This design comes from an exercise in tuning for small area, a short achievable clock period and few clock cycles on the open sky130 flow, not from production work. Only simulation tests tie the RTL to the original design; equivalence was not proved. Power is estimated from default activity; no workload was simulated.

## design.v

```verilog
module keyvalue_3(
	input sys_rst,
	input [3:0] SEL_i,
	input ADR_IS_KEY_i,
	input DAT_IS_KEY_i,
	input [15:0] ADR_i,
	input [15:0] DAT_i,
	input WE_i,
	input STB_i,
	input CYC_i,
	output reg DUP_o,
	output reg STALL_o,
	output reg ACK_o,
	output reg [15:0] DAT_o,
	output [15:0] LA_o,
	input sys_clk,
	input sys_rst_1
);
reg [15:0] __main___storak0;
reg [15:0] __main___storak1;
reg [15:0] __main___storak2;
reg [15:0] __main___storak3;
reg [15:0] __main___storak4;
reg [15:0] __main___storak5;
reg [15:0] __main___storak6;
reg [15:0] __main___storak7;
reg [15:0] __main___storak8;
reg [15:0] __main___storak9;
reg [15:0] __main___storak10;
reg [15:0] __main___storak11;
reg [15:0] __main___storak12;
reg [15:0] __main___storak13;
reg [15:0] __main___storak14;
reg [15:0] __main___storak15;
reg [15:0] __main___storak16;
reg [15:0] __main___storak17;
reg [15:0] __main___storak18;
reg [15:0] __main___storak19;
reg [15:0] __main___storak20;
reg [15:0] __main___storak21;
reg [15:0] __main___storak22;
reg [15:0] __main___storak23;
reg [15:0] __main___storak24;
reg [15:0] __main___storak25;
reg [15:0] __main___storak26;
reg [15:0] __main___storak27;
reg [15:0] __main___storak28;
reg [15:0] __main___storak29;
reg [15:0] __main___storak30;
reg [15:0] __main___storak31;
reg [15:0] __main___storav0;
reg [15:0] __main___storav1;
reg [15:0] __main___storav2;
reg [15:0] __main___storav3;
reg [15:0] __main___storav4;
reg [15:0] __main___storav5;
reg [15:0] __main___storav6;
reg [15:0] __main___storav7;
reg [15:0] __main___storav8;
reg [15:0] __main___storav9;
reg [15:0] __main___storav10;
reg [15:0] __main___storav11;
reg [15:0] __main___storav12;
reg [15:0] __main___storav13;
reg [15:0] __main___storav14;
reg [15:0] __main___storav15;
reg [15:0] __main___storav16;
reg [15:0] __main___storav17;
reg [15:0] __main___storav18;
reg [15:0] __main___storav19;
reg [15:0] __main___storav20;
reg [15:0] __main___storav21;
reg [15:0] __main___storav22;
reg [15:0] __main___storav23;
reg [15:0] __main___storav24;
reg [15:0] __main___storav25;
reg [15:0] __main___storav26;
reg [15:0] __main___storav27;
reg [15:0] __main___storav28;
reg [15:0] __main___storav29;
reg [15:0] __main___storav30;
reg [15:0] __main___storav31;
reg [15:0] __main___empty_location;
(* fsm_encoding = "none" *) reg [1:0] convert_state;
reg [1:0] convert_next_state;
reg __main___STALL_o_next_value0;
reg __main___STALL_o_next_value_ce0;
reg [15:0] __main___empty_location_t_next_value;
reg __main___empty_location_t_next_value_ce;
reg __main___ACK_o_f_next_value;
reg __main___ACK_o_f_next_value_ce;
reg [15:0] __main___DAT_o_next_value1;
reg __main___DAT_o_next_value_ce1;
reg __main___DUP_o_next_value2;
reg __main___DUP_o_next_value_ce2;
reg [15:0] convert_next_value0;
reg convert_next_value_ce0;
reg [15:0] convert_next_value1;
reg convert_next_value_ce1;
reg [15:0] convert_t_next_value;
reg convert_t_next_value_ce;
reg [15:0] convert_f_next_value;
reg convert_f_next_value_ce;
reg [15:0] convert_comb_array_muxed;
reg [15:0] convert_sync_array_muxed0;
reg [15:0] convert_sync_array_muxed1;
reg [15:0] convert_sync_array_muxed2;
reg [15:0] convert_sync_array_muxed3;
assign LA_o = DAT_o;
always @(*) begin
	convert_next_state <= 2'd0;
	__main___STALL_o_next_value0 <= 1'd0;
	__main___STALL_o_next_value_ce0 <= 1'd0;
	__main___empty_location_t_next_value <= 16'd0;
	__main___empty_location_t_next_value_ce <= 1'd0;
	__main___ACK_o_f_next_value <= 1'd0;
	__main___ACK_o_f_next_value_ce <= 1'd0;
	__main___DAT_o_next_value1 <= 16'd0;
	__main___DAT_o_next_value_ce1 <= 1'd0;
	__main___DUP_o_next_value2 <= 1'd0;
	__main___DUP_o_next_value_ce2 <= 1'd0;
	convert_next_value0 <= 16'd0;
	convert_next_value_ce0 <= 1'd0;
	convert_next_value1 <= 16'd0;
	convert_next_value_ce1 <= 1'd0;
	convert_t_next_value <= 16'd0;
	convert_t_next_value_ce <= 1'd0;
	convert_f_next_value <= 16'd0;
	convert_f_next_value_ce <= 1'd0;
	convert_next_state <= convert_state;
	case (convert_state)
		1'd0: begin
			__main___STALL_o_next_value0 <= 1'd0;
			__main___STALL_o_next_value_ce0 <= 1'd1;
			if ((((STB_i == 1'd1) & (WE_i == 1'd0)) & (ACK_o == 1'd0))) begin
				convert_next_state <= 1'd1;
			end else begin
				if ((((STB_i == 1'd1) & (WE_i == 1'd1)) & (ACK_o == 1'd0))) begin
					convert_next_state <= 2'd2;
					if (ADR_IS_KEY_i) begin
						__main___empty_location_t_next_value <= (__main___empty_location + 1'd1);
						__main___empty_location_t_next_value_ce <= 1'd1;
					end
				end else begin
					__main___ACK_o_f_next_value <= 1'd0;
					__main___ACK_o_f_next_value_ce <= 1'd1;
					convert_next_state <= 1'd0;
				end
			end
		end
		1'd1: begin
			if ((ADR_IS_KEY_i == 1'd1)) begin
				if ((__main___storak1 == ADR_i)) begin
					__main___DAT_o_next_value1 <= __main___storav1;
					__main___DAT_o_next_value_ce1 <= 1'd1;
					__main___ACK_o_f_next_value <= 1'd1;
					__main___ACK_o_f_next_value_ce <= 1'd1;
					convert_next_state <= 1'd0;
				end
			end
			if ((DAT_i > 1'd0)) begin
				if ((__main___storav1 == DAT_i)) begin
					__main___DAT_o_next_value1 <= __main___storak1;
					__main___DAT_o_next_value_ce1 <= 1'd1;
					__main___ACK_o_f_next_value <= 1'd1;
					__main___ACK_o_f_next_value_ce <= 1'd1;
					convert_next_state <= 1'd0;
				end
			end
			if ((ADR_IS_KEY_i == 1'd1)) begin
				if ((__main___storak2 == ADR_i)) begin
					__main___DAT_o_next_value1 <= __main___storav2;
					__main___DAT_o_next_value_ce1 <= 1'd1;
					__main___ACK_o_f_next_value <= 1'd1;
					__main___ACK_o_f_next_value_ce <= 1'd1;
					convert_next_state <= 1'd0;
				end
			end
			if ((DAT_i > 1'd0)) begin
				if ((__main___storav2 == DAT_i)) begin
					__main___DAT_o_next_value1 <= __main___storak2;
					__main___DAT_o_next_value_ce1 <= 1'd1;
					__main___ACK_o_f_next_value <= 1'd1;
					__main___ACK_o_f_next_value_ce <= 1'd1;
					convert_next_state <= 1'd0;
				end
			end
			if ((ADR_IS_KEY_i == 1'd1)) begin
				if ((__main___storak3 == ADR_i)) begin
					__main___DAT_o_next_value1 <= __main___storav3;
					__main___DAT_o_next_value_ce1 <= 1'd1;
					__main___ACK_o_f_next_value <= 1'd1;
					__main___ACK_o_f_next_value_ce <= 1'd1;
					convert_next_state <= 1'd0;
				end
			end
			if ((DAT_i > 1'd0)) begin
				if ((__main___storav3 == DAT_i)) begin
					__main___DAT_o_next_value1 <= __main___storak3;
					__main___DAT_o_next_value_ce1 <= 1'd1;
					__main___ACK_o_f_next_value <= 1'd1;
					__main___ACK_o_f_next_value_ce <= 1'd1;
					convert_next_state <= 1'd0;
				end
			end
			if ((ADR_IS_KEY_i == 1'd1)) begin
				if ((__main___storak4 == ADR_i)) begin
					__main___DAT_o_next_value1 <= __main___storav4;
					__main___DAT_o_next_value_ce1 <= 1'd1;
					__main___ACK_o_f_next_value <= 1'd1;
					__main___ACK_o_f_next_value_ce <= 1'd1;
					convert_next_state <= 1'd0;
				end
			end
			if ((DAT_i > 1'd0)) begin
				if ((__main___storav4 == DAT_i)) begin
					__main___DAT_o_next_value1 <= __main___storak4;
					__main___DAT_o_next_value_ce1 <= 1'd1;
					__main___ACK_o_f_next_value <= 1'd1;
					__main___ACK_o_f_next_value_ce <= 1'd1;
					convert_next_state <= 1'd0;
				end
			end
			if ((ADR_IS_KEY_i == 1'd1)) begin
				if ((__main___storak5 == ADR_i)) begin
					__main___DAT_o_next_value1 <= __main___storav5;
					__main___DAT_o_next_value_ce1 <= 1'd1;
					__main___ACK_o_f_next_value <= 1'd1;
					__main___ACK_o_f_next_value_ce <= 1'd1;
					convert_next_state <= 1'd0;
				end
			end
			if ((DAT_i > 1'd0)) begin
				if ((__main___storav5 == DAT_i)) begin
					__main___DAT_o_next_value1 <= __main___storak5;
					__main___DAT_o_next_value_ce1 <= 1'd1;
					__main___ACK_o_f_next_value <= 1'd1;
					__main___ACK_o_f_next_value_ce <= 1'd1;
					convert_next_state <= 1'd0;
				end
			end
			if ((ADR_IS_KEY_i == 1'd1)) begin
				if ((__main___storak6 == ADR_i)) begin
					__main___DAT_o_next_value1 <= __main___storav6;
					__main___DAT_o_next_value_ce1 <= 1'd1;
					__main___ACK_o_f_next_value <= 1'd1;
					__main___ACK_o_f_next_value_ce <= 1'd1;
					convert_next_state <= 1'd0;
				end
			end
			if ((DAT_i > 1'd0)) begin
				if ((__main___storav6 == DAT_i)) begin
					__main___DAT_o_next_value1 <= __main___storak6;
					__main___DAT_o_next_value_ce1 <= 1'd1;
					__main___ACK_o_f_next_value <= 1'd1;
					__main___ACK_o_f_next_value_ce <= 1'd1;
					convert_next_state <= 1'd0;
				end
			end
			if ((ADR_IS_KEY_i == 1'd1)) begin
				if ((__main___storak7 == ADR_i)) begin
					__main___DAT_o_next_value1 <= __main___storav7;
					__main___DAT_o_next_value_ce1 <= 1'd1;
					__main___ACK_o_f_next_value <= 1'd1;
					__main___ACK_o_f_next_value_ce <= 1'd1;
					convert_next_state <= 1'd0;
				end
			end
			if ((DAT_i > 1'd0)) begin
				if ((__main___storav7 == DAT_i)) begin
					__main___DAT_o_next_value1 <= __main___storak7;
					__main___DAT_o_next_value_ce1 <= 1'd1;
					__main___ACK_o_f_next_value <= 1'd1;
					__main___ACK_o_f_next_value_ce <= 1'd1;
					convert_next_state <= 1'd0;
				end
			end
			if ((ADR_IS_KEY_i == 1'd1)) begin
				if ((__main___storak8 == ADR_i)) begin
					__main___DAT_o_next_value1 <= __main___storav8;
					__main___DAT_o_next_value_ce1 <= 1'd1;
					__main___ACK_o_f_next_value <= 1'd1;
					__main___ACK_o_f_next_value_ce <= 1'd1;
					convert_next_state <= 1'd0;
				end
			end
			if ((DAT_i > 1'd0)) begin
				if ((__main___storav8 == DAT_i)) begin
					__main___DAT_o_next_value1 <= __main___storak8;
					__main___DAT_o_next_value_ce1 <= 1'd1;
					__main___ACK_o_f_next_value <= 1'd1;
					__main___ACK_o_f_next_value_ce <= 1'd1;
					convert_next_state <= 1'd0;
				end
			end
			if ((ADR_IS_KEY_i == 1'd1)) begin
				if ((__main___storak9 == ADR_i)) begin
					__main___DAT_o_next_value1 <= __main___storav9;
					__main___DAT_o_next_value_ce1 <= 1'd1;
					__main___ACK_o_f_next_value <= 1'd1;
					__main___ACK_o_f_next_value_ce <= 1'd1;
					convert_next_state <= 1'd0;
				end
			end
			if ((DAT_i > 1'd0)) begin
				if ((__main___storav9 == DAT_i)) begin
					__main___DAT_o_next_value1 <= __main___storak9;
					__main___DAT_o_next_value_ce1 <= 1'd1;
					__main___ACK_o_f_next_value <= 1'd1;
					__main___ACK_o_f_next_value_ce <= 1'd1;
					convert_next_state <= 1'd0;
				end
			end
			if ((ADR_IS_KEY_i == 1'd1)) begin
				if ((__main___storak10 == ADR_i)) begin
					__main___DAT_o_next_value1 <= __main___storav10;
					__main___DAT_o_next_value_ce1 <= 1'd1;
					__main___ACK_o_f_next_value <= 1'd1;
					__main___ACK_o_f_next_value_ce <= 1'd1;
					convert_next_state <= 1'd0;
				end
			end
			if ((DAT_i > 1'd0)) begin
				if ((__main___storav10 == DAT_i)) begin
					__main___DAT_o_next_value1 <= __main___storak10;
					__main___DAT_o_next_value_ce1 <= 1'd1;
					__main___ACK_o_f_next_value <= 1'd1;
					__main___ACK_o_f_next_value_ce <= 1'd1;
					convert_next_state <= 1'd0;
				end
			end
			if ((ADR_IS_KEY_i == 1'd1)) begin
				if ((__main___storak11 == ADR_i)) begin
					__main___DAT_o_next_value1 <= __main___storav11;
					__main___DAT_o_next_value_ce1 <= 1'd1;
					__main___ACK_o_f_next_value <= 1'd1;
					__main___ACK_o_f_next_value_ce <= 1'd1;
					convert_next_state <= 1'd0;
				end
			end
			if ((DAT_i > 1'd0)) begin
				if ((__main___storav11 == DAT_i)) begin
					__main___DAT_o_next_value1 <= __main___storak11;
					__main___DAT_o_next_value_ce1 <= 1'd1;
					__main___ACK_o_f_next_value <= 1'd1;
					__main___ACK_o_f_next_value_ce <= 1'd1;
					convert_next_state <= 1'd0;
				end
			end
			if ((ADR_IS_KEY_i == 1'd1)) begin
				if ((__main___storak12 == ADR_i)) begin
					__main___DAT_o_next_value1 <= __main___storav12;
					__main___DAT_o_next_value_ce1 <= 1'd1;
					__main___ACK_o_f_next_value <= 1'd1;
					__main___ACK_o_f_next_value_ce <= 1'd1;
					convert_next_state <= 1'd0;
				end
			end
			if ((DAT_i > 1'd0)) begin
				if ((__main___storav12 == DAT_i)) begin
					__main___DAT_o_next_value1 <= __main___storak12;
					__main___DAT_o_next_value_ce1 <= 1'd1;
					__main___ACK_o_f_next_value <= 1'd1;
					__main___ACK_o_f_next_value_ce <= 1'd1;
					convert_next_state <= 1'd0;
				end
			end
			if ((ADR_IS_KEY_i == 1'd1)) begin
				if ((__main___storak13 == ADR_i)) begin
					__main___DAT_o_next_value1 <= __main___storav13;
					__main___DAT_o_next_value_ce1 <= 1'd1;
					__main___ACK_o_f_next_value <= 1'd1;
					__main___ACK_o_f_next_value_ce <= 1'd1;
					convert_next_state <= 1'd0;
				end
			end
			if ((DAT_i > 1'd0)) begin
				if ((__main___storav13 == DAT_i)) begin
					__main___DAT_o_next_value1 <= __main___storak13;
					__main___DAT_o_next_value_ce1 <= 1'd1;
					__main___ACK_o_f_next_value <= 1'd1;
					__main___ACK_o_f_next_value_ce <= 1'd1;
					convert_next_state <= 1'd0;
				end
			end
			if ((ADR_IS_KEY_i == 1'd1)) begin
				if ((__main___storak14 == ADR_i)) begin
					__main___DAT_o_next_value1 <= __main___storav14;
					__main___DAT_o_next_value_ce1 <= 1'd1;
					__main___ACK_o_f_next_value <= 1'd1;
					__main___ACK_o_f_next_value_ce <= 1'd1;
					convert_next_state <= 1'd0;
				end
			end
			if ((DAT_i > 1'd0)) begin
				if ((__main___storav14 == DAT_i)) begin
					__main___DAT_o_next_value1 <= __main___storak14;
					__main___DAT_o_next_value_ce1 <= 1'd1;
					__main___ACK_o_f_next_value <= 1'd1;
					__main___ACK_o_f_next_value_ce <= 1'd1;
					convert_next_state <= 1'd0;
				end
			end
			if ((ADR_IS_KEY_i == 1'd1)) begin
				if ((__main___storak15 == ADR_i)) begin
					__main___DAT_o_next_value1 <= __main___storav15;
					__main___DAT_o_next_value_ce1 <= 1'd1;
					__main___ACK_o_f_next_value <= 1'd1;
					__main___ACK_o_f_next_value_ce <= 1'd1;
					convert_next_state <= 1'd0;
				end
			end
			if ((DAT_i > 1'd0)) begin
				if ((__main___storav15 == DAT_i)) begin
					__main___DAT_o_next_value1 <= __main___storak15;
					__main___DAT_o_next_value_ce1 <= 1'd1;
					__main___ACK_o_f_next_value <= 1'd1;
					__main___ACK_o_f_next_value_ce <= 1'd1;
					convert_next_state <= 1'd0;
				end
			end
			if ((ADR_IS_KEY_i == 1'd1)) begin
				if ((__main___storak16 == ADR_i)) begin
					__main___DAT_o_next_value1 <= __main___storav16;
					__main___DAT_o_next_value_ce1 <= 1'd1;
					__main___ACK_o_f_next_value <= 1'd1;
					__main___ACK_o_f_next_value_ce <= 1'd1;
					convert_next_state <= 1'd0;
				end
			end
			if ((DAT_i > 1'd0)) begin
				if ((__main___storav16 == DAT_i)) begin
					__main___DAT_o_next_value1 <= __main___storak16;
					__main___DAT_o_next_value_ce1 <= 1'd1;
					__main___ACK_o_f_next_value <= 1'd1;
					__main___ACK_o_f_next_value_ce <= 1'd1;
					convert_next_state <= 1'd0;
				end
			end
			if ((ADR_IS_KEY_i == 1'd1)) begin
				if ((__main___storak17 == ADR_i)) begin
					__main___DAT_o_next_value1 <= __main___storav17;
					__main___DAT_o_next_value_ce1 <= 1'd1;
					__main___ACK_o_f_next_value <= 1'd1;
					__main___ACK_o_f_next_value_ce <= 1'd1;
					convert_next_state <= 1'd0;
				end
			end
			if ((DAT_i > 1'd0)) begin
				if ((__main___storav17 == DAT_i)) begin
					__main___DAT_o_next_value1 <= __main___storak17;
					__main___DAT_o_next_value_ce1 <= 1'd1;
					__main___ACK_o_f_next_value <= 1'd1;
					__main___ACK_o_f_next_value_ce <= 1'd1;
					convert_next_state <= 1'd0;
				end
			end
			if ((ADR_IS_KEY_i == 1'd1)) begin
				if ((__main___storak18 == ADR_i)) begin
					__main___DAT_o_next_value1 <= __main___storav18;
					__main___DAT_o_next_value_ce1 <= 1'd1;
					__main___ACK_o_f_next_value <= 1'd1;
					__main___ACK_o_f_next_value_ce <= 1'd1;
					convert_next_state <= 1'd0;
				end
			end
			if ((DAT_i > 1'd0)) begin
				if ((__main___storav18 == DAT_i)) begin
					__main___DAT_o_next_value1 <= __main___storak18;
					__main___DAT_o_next_value_ce1 <= 1'd1;
					__main___ACK_o_f_next_value <= 1'd1;
					__main___ACK_o_f_next_value_ce <= 1'd1;
					convert_next_state <= 1'd0;
				end
			end
			if ((ADR_IS_KEY_i == 1'd1)) begin
				if ((__main___storak19 == ADR_i)) begin
					__main___DAT_o_next_value1 <= __main___storav19;
					__main___DAT_o_next_value_ce1 <= 1'd1;
					__main___ACK_o_f_next_value <= 1'd1;
					__main___ACK_o_f_next_value_ce <= 1'd1;
					convert_next_state <= 1'd0;
				end
			end
			if ((DAT_i > 1'd0)) begin
				if ((__main___storav19 == DAT_i)) begin
					__main___DAT_o_next_value1 <= __main___storak19;
					__main___DAT_o_next_value_ce1 <= 1'd1;
					__main___ACK_o_f_next_value <= 1'd1;
					__main___ACK_o_f_next_value_ce <= 1'd1;
					convert_next_state <= 1'd0;
				end
			end
			if ((ADR_IS_KEY_i == 1'd1)) begin
				if ((__main___storak20 == ADR_i)) begin
					__main___DAT_o_next_value1 <= __main___storav20;
					__main___DAT_o_next_value_ce1 <= 1'd1;
					__main___ACK_o_f_next_value <= 1'd1;
					__main___ACK_o_f_next_value_ce <= 1'd1;
					convert_next_state <= 1'd0;
				end
			end
			if ((DAT_i > 1'd0)) begin
				if ((__main___storav20 == DAT_i)) begin
					__main___DAT_o_next_value1 <= __main___storak20;
					__main___DAT_o_next_value_ce1 <= 1'd1;
					__main___ACK_o_f_next_value <= 1'd1;
					__main___ACK_o_f_next_value_ce <= 1'd1;
					convert_next_state <= 1'd0;
				end
			end
			if ((ADR_IS_KEY_i == 1'd1)) begin
				if ((__main___storak21 == ADR_i)) begin
					__main___DAT_o_next_value1 <= __main___storav21;
					__main___DAT_o_next_value_ce1 <= 1'd1;
					__main___ACK_o_f_next_value <= 1'd1;
					__main___ACK_o_f_next_value_ce <= 1'd1;
					convert_next_state <= 1'd0;
				end
			end
			if ((DAT_i > 1'd0)) begin
				if ((__main___storav21 == DAT_i)) begin
					__main___DAT_o_next_value1 <= __main___storak21;
					__main___DAT_o_next_value_ce1 <= 1'd1;
					__main___ACK_o_f_next_value <= 1'd1;
					__main___ACK_o_f_next_value_ce <= 1'd1;
					convert_next_state <= 1'd0;
				end
			end
			if ((ADR_IS_KEY_i == 1'd1)) begin
				if ((__main___storak22 == ADR_i)) begin
					__main___DAT_o_next_value1 <= __main___storav22;
					__main___DAT_o_next_value_ce1 <= 1'd1;
					__main___ACK_o_f_next_value <= 1'd1;
					__main___ACK_o_f_next_value_ce <= 1'd1;
					convert_next_state <= 1'd0;
				end
			end
			if ((DAT_i > 1'd0)) begin
				if ((__main___storav22 == DAT_i)) begin
					__main___DAT_o_next_value1 <= __main___storak22;
					__main___DAT_o_next_value_ce1 <= 1'd1;
					__main___ACK_o_f_next_value <= 1'd1;
					__main___ACK_o_f_next_value_ce <= 1'd1;
					convert_next_state <= 1'd0;
				end
			end
			if ((ADR_IS_KEY_i == 1'd1)) begin
				if ((__main___storak23 == ADR_i)) begin
					__main___DAT_o_next_value1 <= __main___storav23;
					__main___DAT_o_next_value_ce1 <= 1'd1;
					__main___ACK_o_f_next_value <= 1'd1;
					__main___ACK_o_f_next_value_ce <= 1'd1;
					convert_next_state <= 1'd0;
				end
			end
			if ((DAT_i > 1'd0)) begin
				if ((__main___storav23 == DAT_i)) begin
					__main___DAT_o_next_value1 <= __main___storak23;
					__main___DAT_o_next_value_ce1 <= 1'd1;
					__main___ACK_o_f_next_value <= 1'd1;
					__main___ACK_o_f_next_value_ce <= 1'd1;
					convert_next_state <= 1'd0;
				end
			end
			if ((ADR_IS_KEY_i == 1'd1)) begin
				if ((__main___storak24 == ADR_i)) begin
					__main___DAT_o_next_value1 <= __main___storav24;
					__main___DAT_o_next_value_ce1 <= 1'd1;
					__main___ACK_o_f_next_value <= 1'd1;
					__main___ACK_o_f_next_value_ce <= 1'd1;
					convert_next_state <= 1'd0;
				end
			end
			if ((DAT_i > 1'd0)) begin
				if ((__main___storav24 == DAT_i)) begin
					__main___DAT_o_next_value1 <= __main___storak24;
					__main___DAT_o_next_value_ce1 <= 1'd1;
					__main___ACK_o_f_next_value <= 1'd1;
					__main___ACK_o_f_next_value_ce <= 1'd1;
					convert_next_state <= 1'd0;
				end
			end
			if ((ADR_IS_KEY_i == 1'd1)) begin
				if ((__main___storak25 == ADR_i)) begin
					__main___DAT_o_next_value1 <= __main___storav25;
					__main___DAT_o_next_value_ce1 <= 1'd1;
					__main___ACK_o_f_next_value <= 1'd1;
					__main___ACK_o_f_next_value_ce <= 1'd1;
					convert_next_state <= 1'd0;
				end
			end
			if ((DAT_i > 1'd0)) begin
				if ((__main___storav25 == DAT_i)) begin
					__main___DAT_o_next_value1 <= __main___storak25;
					__main___DAT_o_next_value_ce1 <= 1'd1;
					__main___ACK_o_f_next_value <= 1'd1;
					__main___ACK_o_f_next_value_ce <= 1'd1;
					convert_next_state <= 1'd0;
				end
			end
			if ((ADR_IS_KEY_i == 1'd1)) begin
				if ((__main___storak26 == ADR_i)) begin
					__main___DAT_o_next_value1 <= __main___storav26;
					__main___DAT_o_next_value_ce1 <= 1'd1;
					__main___ACK_o_f_next_value <= 1'd1;
					__main___ACK_o_f_next_value_ce <= 1'd1;
					convert_next_state <= 1'd0;
				end
			end
			if ((DAT_i > 1'd0)) begin
				if ((__main___storav26 == DAT_i)) begin
					__main___DAT_o_next_value1 <= __main___storak26;
					__main___DAT_o_next_value_ce1 <= 1'd1;
					__main___ACK_o_f_next_value <= 1'd1;
					__main___ACK_o_f_next_value_ce <= 1'd1;
					convert_next_state <= 1'd0;
				end
			end
			if ((ADR_IS_KEY_i == 1'd1)) begin
				if ((__main___storak27 == ADR_i)) begin
					__main___DAT_o_next_value1 <= __main___storav27;
					__main___DAT_o_next_value_ce1 <= 1'd1;
					__main___ACK_o_f_next_value <= 1'd1;
					__main___ACK_o_f_next_value_ce <= 1'd1;
					convert_next_state <= 1'd0;
				end
			end
			if ((DAT_i > 1'd0)) begin
				if ((__main___storav27 == DAT_i)) begin
					__main___DAT_o_next_value1 <= __main___storak27;
					__main___DAT_o_next_value_ce1 <= 1'd1;
					__main___ACK_o_f_next_value <= 1'd1;
					__main___ACK_o_f_next_value_ce <= 1'd1;
					convert_next_state <= 1'd0;
				end
			end
			if ((ADR_IS_KEY_i == 1'd1)) begin
				if ((__main___storak28 == ADR_i)) begin
					__main___DAT_o_next_value1 <= __main___storav28;
					__main___DAT_o_next_value_ce1 <= 1'd1;
					__main___ACK_o_f_next_value <= 1'd1;
					__main___ACK_o_f_next_value_ce <= 1'd1;
					convert_next_state <= 1'd0;
				end
			end
			if ((DAT_i > 1'd0)) begin
				if ((__main___storav28 == DAT_i)) begin
					__main___DAT_o_next_value1 <= __main___storak28;
					__main___DAT_o_next_value_ce1 <= 1'd1;
					__main___ACK_o_f_next_value <= 1'd1;
					__main___ACK_o_f_next_value_ce <= 1'd1;
					convert_next_state <= 1'd0;
				end
			end
			if ((ADR_IS_KEY_i == 1'd1)) begin
				if ((__main___storak29 == ADR_i)) begin
					__main___DAT_o_next_value1 <= __main___storav29;
					__main___DAT_o_next_value_ce1 <= 1'd1;
					__main___ACK_o_f_next_value <= 1'd1;
					__main___ACK_o_f_next_value_ce <= 1'd1;
					convert_next_state <= 1'd0;
				end
			end
			if ((DAT_i > 1'd0)) begin
				if ((__main___storav29 == DAT_i)) begin
					__main___DAT_o_next_value1 <= __main___storak29;
					__main___DAT_o_next_value_ce1 <= 1'd1;
					__main___ACK_o_f_next_value <= 1'd1;
					__main___ACK_o_f_next_value_ce <= 1'd1;
					convert_next_state <= 1'd0;
				end
			end
			if ((ADR_IS_KEY_i == 1'd1)) begin
				if ((__main___storak30 == ADR_i)) begin
					__main___DAT_o_next_value1 <= __main___storav30;
					__main___DAT_o_next_value_ce1 <= 1'd1;
					__main___ACK_o_f_next_value <= 1'd1;
					__main___ACK_o_f_next_value_ce <= 1'd1;
					convert_next_state <= 1'd0;
				end
			end
			if ((DAT_i > 1'd0)) begin
				if ((__main___storav30 == DAT_i)) begin
					__main___DAT_o_next_value1 <= __main___storak30;
					__main___DAT_o_next_value_ce1 <= 1'd1;
					__main___ACK_o_f_next_value <= 1'd1;
					__main___ACK_o_f_next_value_ce <= 1'd1;
					convert_next_state <= 1'd0;
				end
			end
			if ((ADR_IS_KEY_i == 1'd1)) begin
				if ((__main___storak31 == ADR_i)) begin
					__main___DAT_o_next_value1 <= __main___storav31;
					__main___DAT_o_next_value_ce1 <= 1'd1;
					__main___ACK_o_f_next_value <= 1'd1;
					__main___ACK_o_f_next_value_ce <= 1'd1;
					convert_next_state <= 1'd0;
				end
			end
			if ((DAT_i > 1'd0)) begin
				if ((__main___storav31 == DAT_i)) begin
					__main___DAT_o_next_value1 <= __main___storak31;
					__main___DAT_o_next_value_ce1 <= 1'd1;
					__main___ACK_o_f_next_value <= 1'd1;
					__main___ACK_o_f_next_value_ce <= 1'd1;
					convert_next_state <= 1'd0;
				end
			end
			if ((ADR_IS_KEY_i == 1'd0)) begin
				if ((ADR_i == 1'd0)) begin
					if ((DAT_i == 1'd0)) begin
						__main___ACK_o_f_next_value <= 1'd1;
						__main___ACK_o_f_next_value_ce <= 1'd1;
						__main___DUP_o_next_value2 <= 1'd1;
						__main___DUP_o_next_value_ce2 <= 1'd1;
						__main___DAT_o_next_value1 <= 1'sd1;
						__main___DAT_o_next_value_ce1 <= 1'd1;
					end
				end else begin
					__main___DAT_o_next_value1 <= convert_comb_array_muxed;
					__main___DAT_o_next_value_ce1 <= 1'd1;
					__main___ACK_o_f_next_value <= 1'd1;
					__main___ACK_o_f_next_value_ce <= 1'd1;
					convert_next_state <= 1'd0;
				end
			end
			if ((sys_rst == 1'd1)) begin
				convert_next_state <= 2'd3;
			end
		end
		2'd2: begin
			if (ADR_IS_KEY_i) begin
				convert_next_value0 <= DAT_i;
				convert_next_value_ce0 <= 1'd1;
				convert_next_value1 <= ADR_i;
				convert_next_value_ce1 <= 1'd1;
				__main___DAT_o_next_value1 <= __main___empty_location;
				__main___DAT_o_next_value_ce1 <= 1'd1;
			end else begin
				if (DAT_IS_KEY_i) begin
					convert_t_next_value <= DAT_i;
					convert_t_next_value_ce <= 1'd1;
					__main___DAT_o_next_value1 <= ADR_i;
					__main___DAT_o_next_value_ce1 <= 1'd1;
				end else begin
					convert_f_next_value <= DAT_i;
					convert_f_next_value_ce <= 1'd1;
					__main___DAT_o_next_value1 <= ADR_i;
					__main___DAT_o_next_value_ce1 <= 1'd1;
				end
			end
			__main___ACK_o_f_next_value <= 1'd1;
			__main___ACK_o_f_next_value_ce <= 1'd1;
			convert_next_state <= 1'd0;
			if ((sys_rst == 1'd1)) begin
				convert_next_state <= 2'd3;
			end else begin
				convert_next_state <= 1'd0;
			end
		end
		default: begin
			convert_next_state <= 1'd0;
		end
	endcase
end
always @(*) begin
	convert_comb_array_muxed <= 16'd0;
	case (ADR_i)
		1'd0: begin
			convert_comb_array_muxed <= __main___storav0;
		end
		1'd1: begin
			convert_comb_array_muxed <= __main___storav1;
		end
		2'd2: begin
			convert_comb_array_muxed <= __main___storav2;
		end
		2'd3: begin
			convert_comb_array_muxed <= __main___storav3;
		end
		3'd4: begin
			convert_comb_array_muxed <= __main___storav4;
		end
		3'd5: begin
			convert_comb_array_muxed <= __main___storav5;
		end
		3'd6: begin
			convert_comb_array_muxed <= __main___storav6;
		end
		3'd7: begin
			convert_comb_array_muxed <= __main___storav7;
		end
		4'd8: begin
			convert_comb_array_muxed <= __main___storav8;
		end
		4'd9: begin
			convert_comb_array_muxed <= __main___storav9;
		end
		4'd10: begin
			convert_comb_array_muxed <= __main___storav10;
		end
		4'd11: begin
			convert_comb_array_muxed <= __main___storav11;
		end
		4'd12: begin
			convert_comb_array_muxed <= __main___storav12;
		end
		4'd13: begin
			convert_comb_array_muxed <= __main___storav13;
		end
		4'd14: begin
			convert_comb_array_muxed <= __main___storav14;
		end
		4'd15: begin
			convert_comb_array_muxed <= __main___storav15;
		end
		5'd16: begin
			convert_comb_array_muxed <= __main___storav16;
		end
		5'd17: begin
			convert_comb_array_muxed <= __main___storav17;
		end
		5'd18: begin
			convert_comb_array_muxed <= __main___storav18;
		end
		5'd19: begin
			convert_comb_array_muxed <= __main___storav19;
		end
		5'd20: begin
			convert_comb_array_muxed <= __main___storav20;
		end
		5'd21: begin
			convert_comb_array_muxed <= __main___storav21;
		end
		5'd22: begin
			convert_comb_array_muxed <= __main___storav22;
		end
		5'd23: begin
			convert_comb_array_muxed <= __main___storav23;
		end
		5'd24: begin
			convert_comb_array_muxed <= __main___storav24;
		end
		5'd25: begin
			convert_comb_array_muxed <= __main___storav25;
		end
		5'd26: begin
			convert_comb_array_muxed <= __main___storav26;
		end
		5'd27: begin
			convert_comb_array_muxed <= __main___storav27;
		end
		5'd28: begin
			convert_comb_array_muxed <= __main___storav28;
		end
		5'd29: begin
			convert_comb_array_muxed <= __main___storav29;
		end
		5'd30: begin
			convert_comb_array_muxed <= __main___storav30;
		end
		default: begin
			convert_comb_array_muxed <= __main___storav31;
		end
	endcase
end
always @(posedge sys_clk) begin
	convert_state <= convert_next_state;
	if (__main___STALL_o_next_value_ce0) begin
		STALL_o <= __main___STALL_o_next_value0;
	end
	if (__main___empty_location_t_next_value_ce) begin
		__main___empty_location <= __main___empty_location_t_next_value;
	end
	if (__main___ACK_o_f_next_value_ce) begin
		ACK_o <= __main___ACK_o_f_next_value;
	end
	if (__main___DAT_o_next_value_ce1) begin
		DAT_o <= __main___DAT_o_next_value1;
	end
	if (__main___DUP_o_next_value_ce2) begin
		DUP_o <= __main___DUP_o_next_value2;
	end
	if (convert_next_value_ce0) begin
		convert_sync_array_muxed0 = convert_next_value0;
		case (__main___empty_location)
			1'd0: begin
				__main___storav0 <= convert_sync_array_muxed0;
			end
			1'd1: begin
				__main___storav1 <= convert_sync_array_muxed0;
			end
			2'd2: begin
				__main___storav2 <= convert_sync_array_muxed0;
			end
			2'd3: begin
				__main___storav3 <= convert_sync_array_muxed0;
			end
			3'd4: begin
				__main___storav4 <= convert_sync_array_muxed0;
			end
			3'd5: begin
				__main___storav5 <= convert_sync_array_muxed0;
			end
			3'd6: begin
				__main___storav6 <= convert_sync_array_muxed0;
			end
			3'd7: begin
				__main___storav7 <= convert_sync_array_muxed0;
			end
			4'd8: begin
				__main___storav8 <= convert_sync_array_muxed0;
			end
			4'd9: begin
				__main___storav9 <= convert_sync_array_muxed0;
			end
			4'd10: begin
				__main___storav10 <= convert_sync_array_muxed0;
			end
			4'd11: begin
				__main___storav11 <= convert_sync_array_muxed0;
			end
			4'd12: begin
				__main___storav12 <= convert_sync_array_muxed0;
			end
			4'd13: begin
				__main___storav13 <= convert_sync_array_muxed0;
			end
			4'd14: begin
				__main___storav14 <= convert_sync_array_muxed0;
			end
			4'd15: begin
				__main___storav15 <= convert_sync_array_muxed0;
			end
			5'd16: begin
				__main___storav16 <= convert_sync_array_muxed0;
			end
			5'd17: begin
				__main___storav17 <= convert_sync_array_muxed0;
			end
			5'd18: begin
				__main___storav18 <= convert_sync_array_muxed0;
			end
			5'd19: begin
				__main___storav19 <= convert_sync_array_muxed0;
			end
			5'd20: begin
				__main___storav20 <= convert_sync_array_muxed0;
			end
			5'd21: begin
				__main___storav21 <= convert_sync_array_muxed0;
			end
			5'd22: begin
				__main___storav22 <= convert_sync_array_muxed0;
			end
			5'd23: begin
				__main___storav23 <= convert_sync_array_muxed0;
			end
			5'd24: begin
				__main___storav24 <= convert_sync_array_muxed0;
			end
			5'd25: begin
				__main___storav25 <= convert_sync_array_muxed0;
			end
			5'd26: begin
				__main___storav26 <= convert_sync_array_muxed0;
			end
			5'd27: begin
				__main___storav27 <= convert_sync_array_muxed0;
			end
			5'd28: begin
				__main___storav28 <= convert_sync_array_muxed0;
			end
			5'd29: begin
				__main___storav29 <= convert_sync_array_muxed0;
			end
			5'd30: begin
				__main___storav30 <= convert_sync_array_muxed0;
			end
			default: begin
				__main___storav31 <= convert_sync_array_muxed0;
			end
		endcase
	end
	if (convert_next_value_ce1) begin
		convert_sync_array_muxed1 = convert_next_value1;
		case (__main___empty_location)
			1'd0: begin
				__main___storak0 <= convert_sync_array_muxed1;
			end
			1'd1: begin
				__main___storak1 <= convert_sync_array_muxed1;
			end
			2'd2: begin
				__main___storak2 <= convert_sync_array_muxed1;
			end
			2'd3: begin
				__main___storak3 <= convert_sync_array_muxed1;
			end
			3'd4: begin
				__main___storak4 <= convert_sync_array_muxed1;
			end
			3'd5: begin
				__main___storak5 <= convert_sync_array_muxed1;
			end
			3'd6: begin
				__main___storak6 <= convert_sync_array_muxed1;
			end
			3'd7: begin
				__main___storak7 <= convert_sync_array_muxed1;
			end
			4'd8: begin
				__main___storak8 <= convert_sync_array_muxed1;
			end
			4'd9: begin
				__main___storak9 <= convert_sync_array_muxed1;
			end
			4'd10: begin
				__main___storak10 <= convert_sync_array_muxed1;
			end
			4'd11: begin
				__main___storak11 <= convert_sync_array_muxed1;
			end
			4'd12: begin
				__main___storak12 <= convert_sync_array_muxed1;
			end
			4'd13: begin
				__main___storak13 <= convert_sync_array_muxed1;
			end
			4'd14: begin
				__main___storak14 <= convert_sync_array_muxed1;
			end
			4'd15: begin
				__main___storak15 <= convert_sync_array_muxed1;
			end
			5'd16: begin
				__main___storak16 <= convert_sync_array_muxed1;
			end
			5'd17: begin
				__main___storak17 <= convert_sync_array_muxed1;
			end
			5'd18: begin
				__main___storak18 <= convert_sync_array_muxed1;
			end
			5'd19: begin
				__main___storak19 <= convert_sync_array_muxed1;
			end
			5'd20: begin
				__main___storak20 <= convert_sync_array_muxed1;
			end
			5'd21: begin
				__main___storak21 <= convert_sync_array_muxed1;
			end
			5'd22: begin
				__main___storak22 <= convert_sync_array_muxed1;
			end
			5'd23: begin
				__main___storak23 <= convert_sync_array_muxed1;
			end
			5'd24: begin
				__main___storak24 <= convert_sync_array_muxed1;
			end
			5'd25: begin
				__main___storak25 <= convert_sync_array_muxed1;
			end
			5'd26: begin
				__main___storak26 <= convert_sync_array_muxed1;
			end
			5'd27: begin
				__main___storak27 <= convert_sync_array_muxed1;
			end
			5'd28: begin
				__main___storak28 <= convert_sync_array_muxed1;
			end
			5'd29: begin
				__main___storak29 <= convert_sync_array_muxed1;
			end
			5'd30: begin
				__main___storak30 <= convert_sync_array_muxed1;
			end
			default: begin
				__main___storak31 <= convert_sync_array_muxed1;
			end
		endcase
	end
	if (convert_t_next_value_ce) begin
		convert_sync_array_muxed2 = convert_t_next_value;
		case (ADR_i)
			1'd0: begin
				__main___storak0 <= convert_sync_array_muxed2;
			end
			1'd1: begin
				__main___storak1 <= convert_sync_array_muxed2;
			end
			2'd2: begin
				__main___storak2 <= convert_sync_array_muxed2;
			end
			2'd3: begin
				__main___storak3 <= convert_sync_array_muxed2;
			end
			3'd4: begin
				__main___storak4 <= convert_sync_array_muxed2;
			end
			3'd5: begin
				__main___storak5 <= convert_sync_array_muxed2;
			end
			3'd6: begin
				__main___storak6 <= convert_sync_array_muxed2;
			end
			3'd7: begin
				__main___storak7 <= convert_sync_array_muxed2;
			end
			4'd8: begin
				__main___storak8 <= convert_sync_array_muxed2;
			end
			4'd9: begin
				__main___storak9 <= convert_sync_array_muxed2;
			end
			4'd10: begin
				__main___storak10 <= convert_sync_array_muxed2;
			end
			4'd11: begin
				__main___storak11 <= convert_sync_array_muxed2;
			end
			4'd12: begin
				__main___storak12 <= convert_sync_array_muxed2;
			end
			4'd13: begin
				__main___storak13 <= convert_sync_array_muxed2;
			end
			4'd14: begin
				__main___storak14 <= convert_sync_array_muxed2;
			end
			4'd15: begin
				__main___storak15 <= convert_sync_array_muxed2;
			end
			5'd16: begin
				__main___storak16 <= convert_sync_array_muxed2;
			end
			5'd17: begin
				__main___storak17 <= convert_sync_array_muxed2;
			end
			5'd18: begin
				__main___storak18 <= convert_sync_array_muxed2;
			end
			5'd19: begin
				__main___storak19 <= convert_sync_array_muxed2;
			end
			5'd20: begin
				__main___storak20 <= convert_sync_array_muxed2;
			end
			5'd21: begin
				__main___storak21 <= convert_sync_array_muxed2;
			end
			5'd22: begin
				__main___storak22 <= convert_sync_array_muxed2;
			end
			5'd23: begin
				__main___storak23 <= convert_sync_array_muxed2;
			end
			5'd24: begin
				__main___storak24 <= convert_sync_array_muxed2;
			end
			5'd25: begin
				__main___storak25 <= convert_sync_array_muxed2;
			end
			5'd26: begin
				__main___storak26 <= convert_sync_array_muxed2;
			end
			5'd27: begin
				__main___storak27 <= convert_sync_array_muxed2;
			end
			5'd28: begin
				__main___storak28 <= convert_sync_array_muxed2;
			end
			5'd29: begin
				__main___storak29 <= convert_sync_array_muxed2;
			end
			5'd30: begin
				__main___storak30 <= convert_sync_array_muxed2;
			end
			default: begin
				__main___storak31 <= convert_sync_array_muxed2;
			end
		endcase
	end
	if (convert_f_next_value_ce) begin
		convert_sync_array_muxed3 = convert_f_next_value;
		case (ADR_i)
			1'd0: begin
				__main___storav0 <= convert_sync_array_muxed3;
			end
			1'd1: begin
				__main___storav1 <= convert_sync_array_muxed3;
			end
			2'd2: begin
				__main___storav2 <= convert_sync_array_muxed3;
			end
			2'd3: begin
				__main___storav3 <= convert_sync_array_muxed3;
			end
			3'd4: begin
				__main___storav4 <= convert_sync_array_muxed3;
			end
			3'd5: begin
				__main___storav5 <= convert_sync_array_muxed3;
			end
			3'd6: begin
				__main___storav6 <= convert_sync_array_muxed3;
			end
			3'd7: begin
				__main___storav7 <= convert_sync_array_muxed3;
			end
			4'd8: begin
				__main___storav8 <= convert_sync_array_muxed3;
			end
			4'd9: begin
				__main___storav9 <= convert_sync_array_muxed3;
			end
			4'd10: begin
				__main___storav10 <= convert_sync_array_muxed3;
			end
			4'd11: begin
				__main___storav11 <= convert_sync_array_muxed3;
			end
			4'd12: begin
				__main___storav12 <= convert_sync_array_muxed3;
			end
			4'd13: begin
				__main___storav13 <= convert_sync_array_muxed3;
			end
			4'd14: begin
				__main___storav14 <= convert_sync_array_muxed3;
			end
			4'd15: begin
				__main___storav15 <= convert_sync_array_muxed3;
			end
			5'd16: begin
				__main___storav16 <= convert_sync_array_muxed3;
			end
			5'd17: begin
				__main___storav17 <= convert_sync_array_muxed3;
			end
			5'd18: begin
				__main___storav18 <= convert_sync_array_muxed3;
			end
			5'd19: begin
				__main___storav19 <= convert_sync_array_muxed3;
			end
			5'd20: begin
				__main___storav20 <= convert_sync_array_muxed3;
			end
			5'd21: begin
				__main___storav21 <= convert_sync_array_muxed3;
			end
			5'd22: begin
				__main___storav22 <= convert_sync_array_muxed3;
			end
			5'd23: begin
				__main___storav23 <= convert_sync_array_muxed3;
			end
			5'd24: begin
				__main___storav24 <= convert_sync_array_muxed3;
			end
			5'd25: begin
				__main___storav25 <= convert_sync_array_muxed3;
			end
			5'd26: begin
				__main___storav26 <= convert_sync_array_muxed3;
			end
			5'd27: begin
				__main___storav27 <= convert_sync_array_muxed3;
			end
			5'd28: begin
				__main___storav28 <= convert_sync_array_muxed3;
			end
			5'd29: begin
				__main___storav29 <= convert_sync_array_muxed3;
			end
			5'd30: begin
				__main___storav30 <= convert_sync_array_muxed3;
			end
			default: begin
				__main___storav31 <= convert_sync_array_muxed3;
			end
		endcase
	end
	if (sys_rst_1) begin
		DUP_o <= 1'd0;
		STALL_o <= 1'd0;
		ACK_o <= 1'd0;
		DAT_o <= 16'd0;
		__main___storak0 <= 16'd0;
		__main___storak1 <= 16'd0;
		__main___storak2 <= 16'd0;
		__main___storak3 <= 16'd0;
		__main___storak4 <= 16'd0;
		__main___storak5 <= 16'd0;
		__main___storak6 <= 16'd0;
		__main___storak7 <= 16'd0;
		__main___storak8 <= 16'd0;
		__main___storak9 <= 16'd0;
		__main___storak10 <= 16'd0;
		__main___storak11 <= 16'd0;
		__main___storak12 <= 16'd0;
		__main___storak13 <= 16'd0;
		__main___storak14 <= 16'd0;
		__main___storak15 <= 16'd0;
		__main___storak16 <= 16'd0;
		__main___storak17 <= 16'd0;
		__main___storak18 <= 16'd0;
		__main___storak19 <= 16'd0;
		__main___storak20 <= 16'd0;
		__main___storak21 <= 16'd0;
		__main___storak22 <= 16'd0;
		__main___storak23 <= 16'd0;
		__main___storak24 <= 16'd0;
		__main___storak25 <= 16'd0;
		__main___storak26 <= 16'd0;
		__main___storak27 <= 16'd0;
		__main___storak28 <= 16'd0;
		__main___storak29 <= 16'd0;
		__main___storak30 <= 16'd0;
		__main___storak31 <= 16'd0;
		__main___storav0 <= 16'd0;
		__main___storav1 <= 16'd0;
		__main___storav2 <= 16'd0;
		__main___storav3 <= 16'd0;
		__main___storav4 <= 16'd0;
		__main___storav5 <= 16'd0;
		__main___storav6 <= 16'd0;
		__main___storav7 <= 16'd0;
		__main___storav8 <= 16'd0;
		__main___storav9 <= 16'd0;
		__main___storav10 <= 16'd0;
		__main___storav11 <= 16'd0;
		__main___storav12 <= 16'd0;
		__main___storav13 <= 16'd0;
		__main___storav14 <= 16'd0;
		__main___storav15 <= 16'd0;
		__main___storav16 <= 16'd0;
		__main___storav17 <= 16'd0;
		__main___storav18 <= 16'd0;
		__main___storav19 <= 16'd0;
		__main___storav20 <= 16'd0;
		__main___storav21 <= 16'd0;
		__main___storav22 <= 16'd0;
		__main___storav23 <= 16'd0;
		__main___storav24 <= 16'd0;
		__main___storav25 <= 16'd0;
		__main___storav26 <= 16'd0;
		__main___storav27 <= 16'd0;
		__main___storav28 <= 16'd0;
		__main___storav29 <= 16'd0;
		__main___storav30 <= 16'd0;
		__main___storav31 <= 16'd0;
		__main___empty_location <= 16'd1;
		convert_state <= 2'd3;
	end
end
endmodule
```

## config.mk

```make
export PLATFORM = sky130hd
export DESIGN_NAME = keyvalue_3
export DESIGN_NICKNAME = keyvalue_3
export VERILOG_FILES = /design/flow/design.v
export SDC_FILE = /design/flow/constraint.sdc
export NUM_CORES = 4
export LEC_CHECK = 0
export CAP_MARGIN = 20
export CORE_MARGIN = 2
export CORE_UTILIZATION = 30
export SLEW_MARGIN = 20
```

## constraint.sdc

```tcl
create_clock -name core_clock -period 10.0 [get_ports {sys_clk}]
set_input_delay 2.0000 -clock core_clock [delete_from_list [all_inputs] [get_ports {sys_clk}]]
set_output_delay 2.0000 -clock core_clock [all_outputs]
set_load 0.01 [all_outputs]
```

## run.sh

```bash
#!/bin/bash
# synth_recipe.tcl (not shown) runs the flow's synth.tcl, then flattens the netlist and writes it again
# the make line also repeats each setting of config.mk as NAME=value (left out here)
make -C /OpenROAD-flow-scripts/flow DESIGN_CONFIG=/design/flow/config.mk WORK_HOME=/design/flow/orfs CLKGATE_MAP_FILE= SYNTH_SCRIPT=/design/flow/synth_recipe.tcl finish
```

**Metal 3**

Scale: 1 px per um.
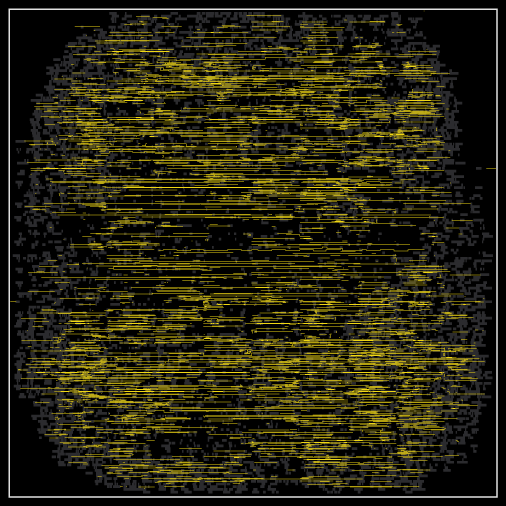
- wire length on this layer: 56.4 mm
- main direction: horizontal
- nets with wire on the layer: 1501
- longest straight run: 271 um
- share of all routed wire: 11%

**Wires after detailed routing**

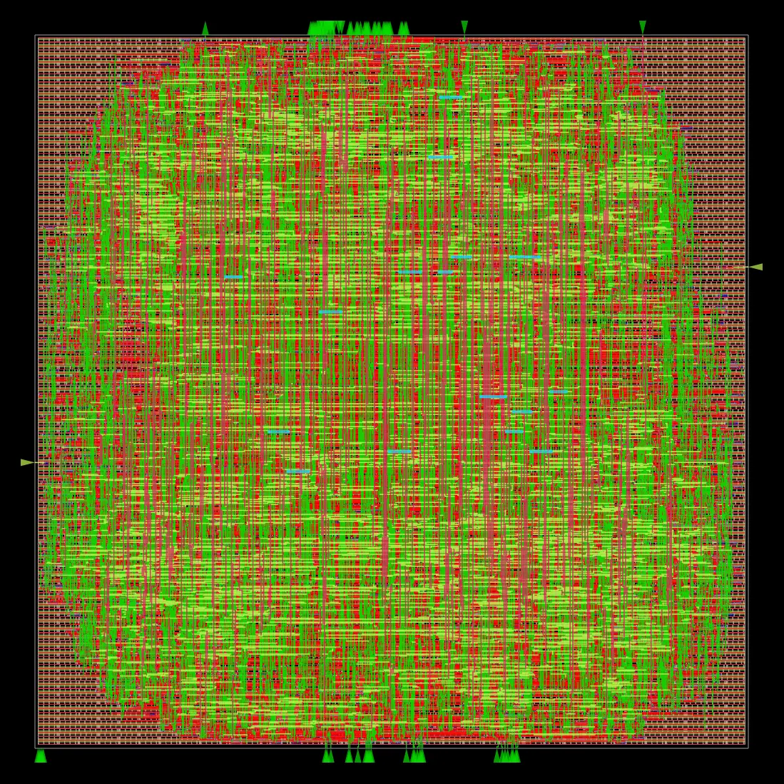
highest metal used: met5
met2 wire len: 210000 um
Via Count: 79.0k
wire per inst: 42.9 um

==> flow_metrics.tcl <==
set metrics [dict create \
    root_buffer "clkbuf_16" \
    vdd_drop_max_mv 0.101 \
    synth_sequential_area_ratio_pct 29.5 \
    finalWorstSetupSlack_ps 2110 \
    period_share_pct 78.9 \
    num-nets-final 9033 \
    postCtsSetupRepairBufs 0 \
    worstMarginPinSlew_ps 1260 \
    via_per_inst 6.50 \
    drc 0 \
    syn_area_per_cell_um2 7.58 \
    cts-htree-levels 4 \
    p_total_mw 10.4 \
    hold_ws_ps 510 \
    rows 177 \
    synth_edf_count 0 \
    antenna_found_initial 72 \
    total_leakage_power_nw 27.8 \
    die_area_mm2 0.236 \
    grt_pass1_wl_um 684000 \
    clock.fmax_ghz 0.127 \
    synth_seq_cells 1028 \
    synth_top_area_cell "dfxtp_1" \
    cts_tree "done" \
    dp_hpwl_um 393000 \
    holdBufCountCts 0 \
    cts_resized 0 \
    crit_path_end_kind "register" \
    ys_top_cells_by_count "nand2_1 (1510), dfxtp_1 (1028), nor2_1 (842)" \
    hp-class "register to register" \
    clock_skew_ps 37.9 \
    grt_max_degree 130 \
    synth_most_common_cell "nand2_1" \
    setup_viol 0 \
    synthTopCellsByArea "dfxtp_1 (29%), nand2_1 (8.1%), xnor2_1 (7.6%)" \
    startpoint_type "primary input" \
    synth_top_area_share_pct 29.5 \
    die_x_um 486 \
    status "timing/DRC/antenna clean" \
    post-place-ws_ps 1600 \
    required_ps 10670 \
    rsz0062_at_grt "false" \
    relSlewSlack_pct 14.0 \
    clockBufferDepth 3 \
    overflow 0 \
    cap_violations 0 \
    pwr_density_cell_mw_per_mm2 132 \
    hold_viol 0 \
    async_flop_share_pct 0 \
    synthCells 9204 \
    cts.clk_slew.worst_paths_ps 60 \
    drt-total-wl_um 522000 \
    syn_nets 9256 \
    worstPathArrival_ps 8570 \
    drive_gt1_share_pct 9.76 \
    clock_sinks 1028 \
    setup_tns_ps 0 \
]
Testbench counts, summed over its fixed seeds: cycles 36,008.
**Sizing map**

Scale: 1.5 px per um.
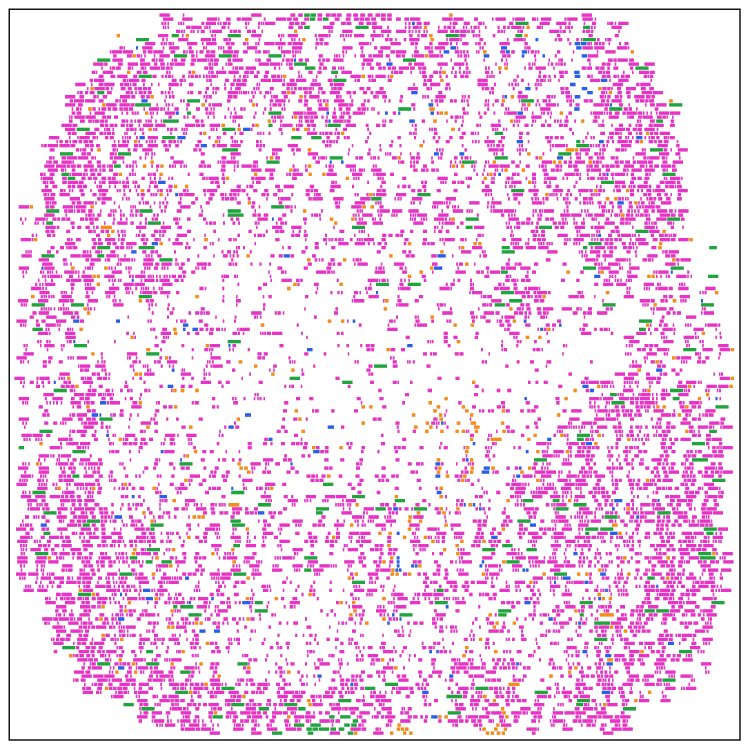
- x1 and smaller: magenta (cells 8204; share 90%)
- x6 and larger: green (cells 238; share 2.6%)
- x2: blue (cells 183; share 2.0%)
- x3 and x4: orange (cells 466; share 5.1%)

[final timing paths]
check | from | end | slack, ps | cells past startpoint
worst max-delay path | ADR_i[5] | DAT_o[14] | 2110 | 17
worst min-delay path | __main___storav31[5] | __main___storav31[5] | 510 | 2
worst max register to register | __main___storav19[9] | DAT_o[2] | 3660 | 15
worst min register to register | __main___storav31[5] | __main___storav31[5] | 510 | 2
[stage by stage]
stage / cell area (um2) / util, % / std cells
floorplan: 69800 / - / 9204
global placement: 74100 / 32.0 / 11900
detailed placement: 74100 / 32.0 / 11900
CTS: 78700 / 33.9 / 12100
global route: 78900 / 34.0 / 12100
finish: 78900 / 34.0 / 12200
[cells by family after synthesis]
logic type	count (synthesis)	synth area share, %
mux	522	7.53
xor+xnor	1006	12.6
compound gates	2250	21.5
other cells	1	0.00538
buf+inv	960	6.43
simple gates	3429	22.2
flops	1028	29.5
fa+ha+maj	8	0.143
[per-layer routing]
metal / GRT usage [%] / up-vias / part of all wire, %
met4: 24.2 / 32 / 6.8
met3: 10.2 / 1182 / 11
met1: 58.5 / 39700 / 42
met2: 59.8 / 5658 / 40
li1: - / 32400 / -
met5: 0 / - / 0.040
[final cells by class]
type	instances	area, um2	area share [%]
multi-input cells	7216	45100	57.2
well taps	3043	3810	4.83
inverters	64	240	0.304
diodes	20	50.0	0.0634
flip-flops and latches	1028	20600	26.1
repair buffers	534	4550	5.76
clock inverters	60	662	0.839
clock buffers	189	3920	4.96
[where the power goes]
part           switching, mW  internal [mW]
sequential            0.0377           4.11
combinational          0.751          0.272
clock                   2.27           2.97
[critical path: stages]
cell	delay, ps
buf_4	620
buf_4	670
xor2_1	140
nor4_1	310
nand2_1	170
or4_1	870
buf_4	380
mux2_2	420
nor4_1	740
nand2_1	100
nor4_1	650
a211oi_1	160
buf_4	210
o41ai_2	360
buf_4	270
a31o_1	230
a211oi_1	90
[placed cells by master, fill, tap and decap left out, types with 114 or more instances in the layout]
master	instances
mux2i_1	501
clkbuf_16	138
xor2_1	400
o21ai_0	248
nand3_1	183
nor4_1	148
xnor2_1	605
dfxtp_1	1028
nor3_1	126
a221oi_1	114
a211oi_1	521
a21oi_1	743
nor2_1	821
nand2_1	1496
buf_4	443
nand4_1	220

-- static timing again, ports no longer ideal --
No port has a modelled driver above. Below, the same layout with a new extraction and two added sets of constraints. Step 1 (the two cells are an assumption about what drives the block):
set clk [get_ports {sys_clk}]
set_driving_cell -lib_cell sky130_fd_sc_hd__clkbuf_16 $clk
set_driving_cell -lib_cell sky130_fd_sc_hd__buf_2 [delete_from_list [all_inputs] $clk]
Step 2 adds t to the input delays and takes it off the output delays; t is the mean of the earliest and latest rising clock arrival at the registers after step 1. Input paths then give back, and output paths get back, about the clock's delay inside the block. a / b / c = ideal ports / drivers / drivers and shift; a / b = the first two.
shift t [ns]: 0.937
setup WS [ns]: 2.107 / 2.184 / 1.247
worst setup path after step 2: input to register
clock arrival spread, ns: 0.047 / 0.048
After both steps this run still meets setup and hold. For this run, drivers alone change the setup slack by +0.077 ns; drivers and shift together by -0.860 ns.
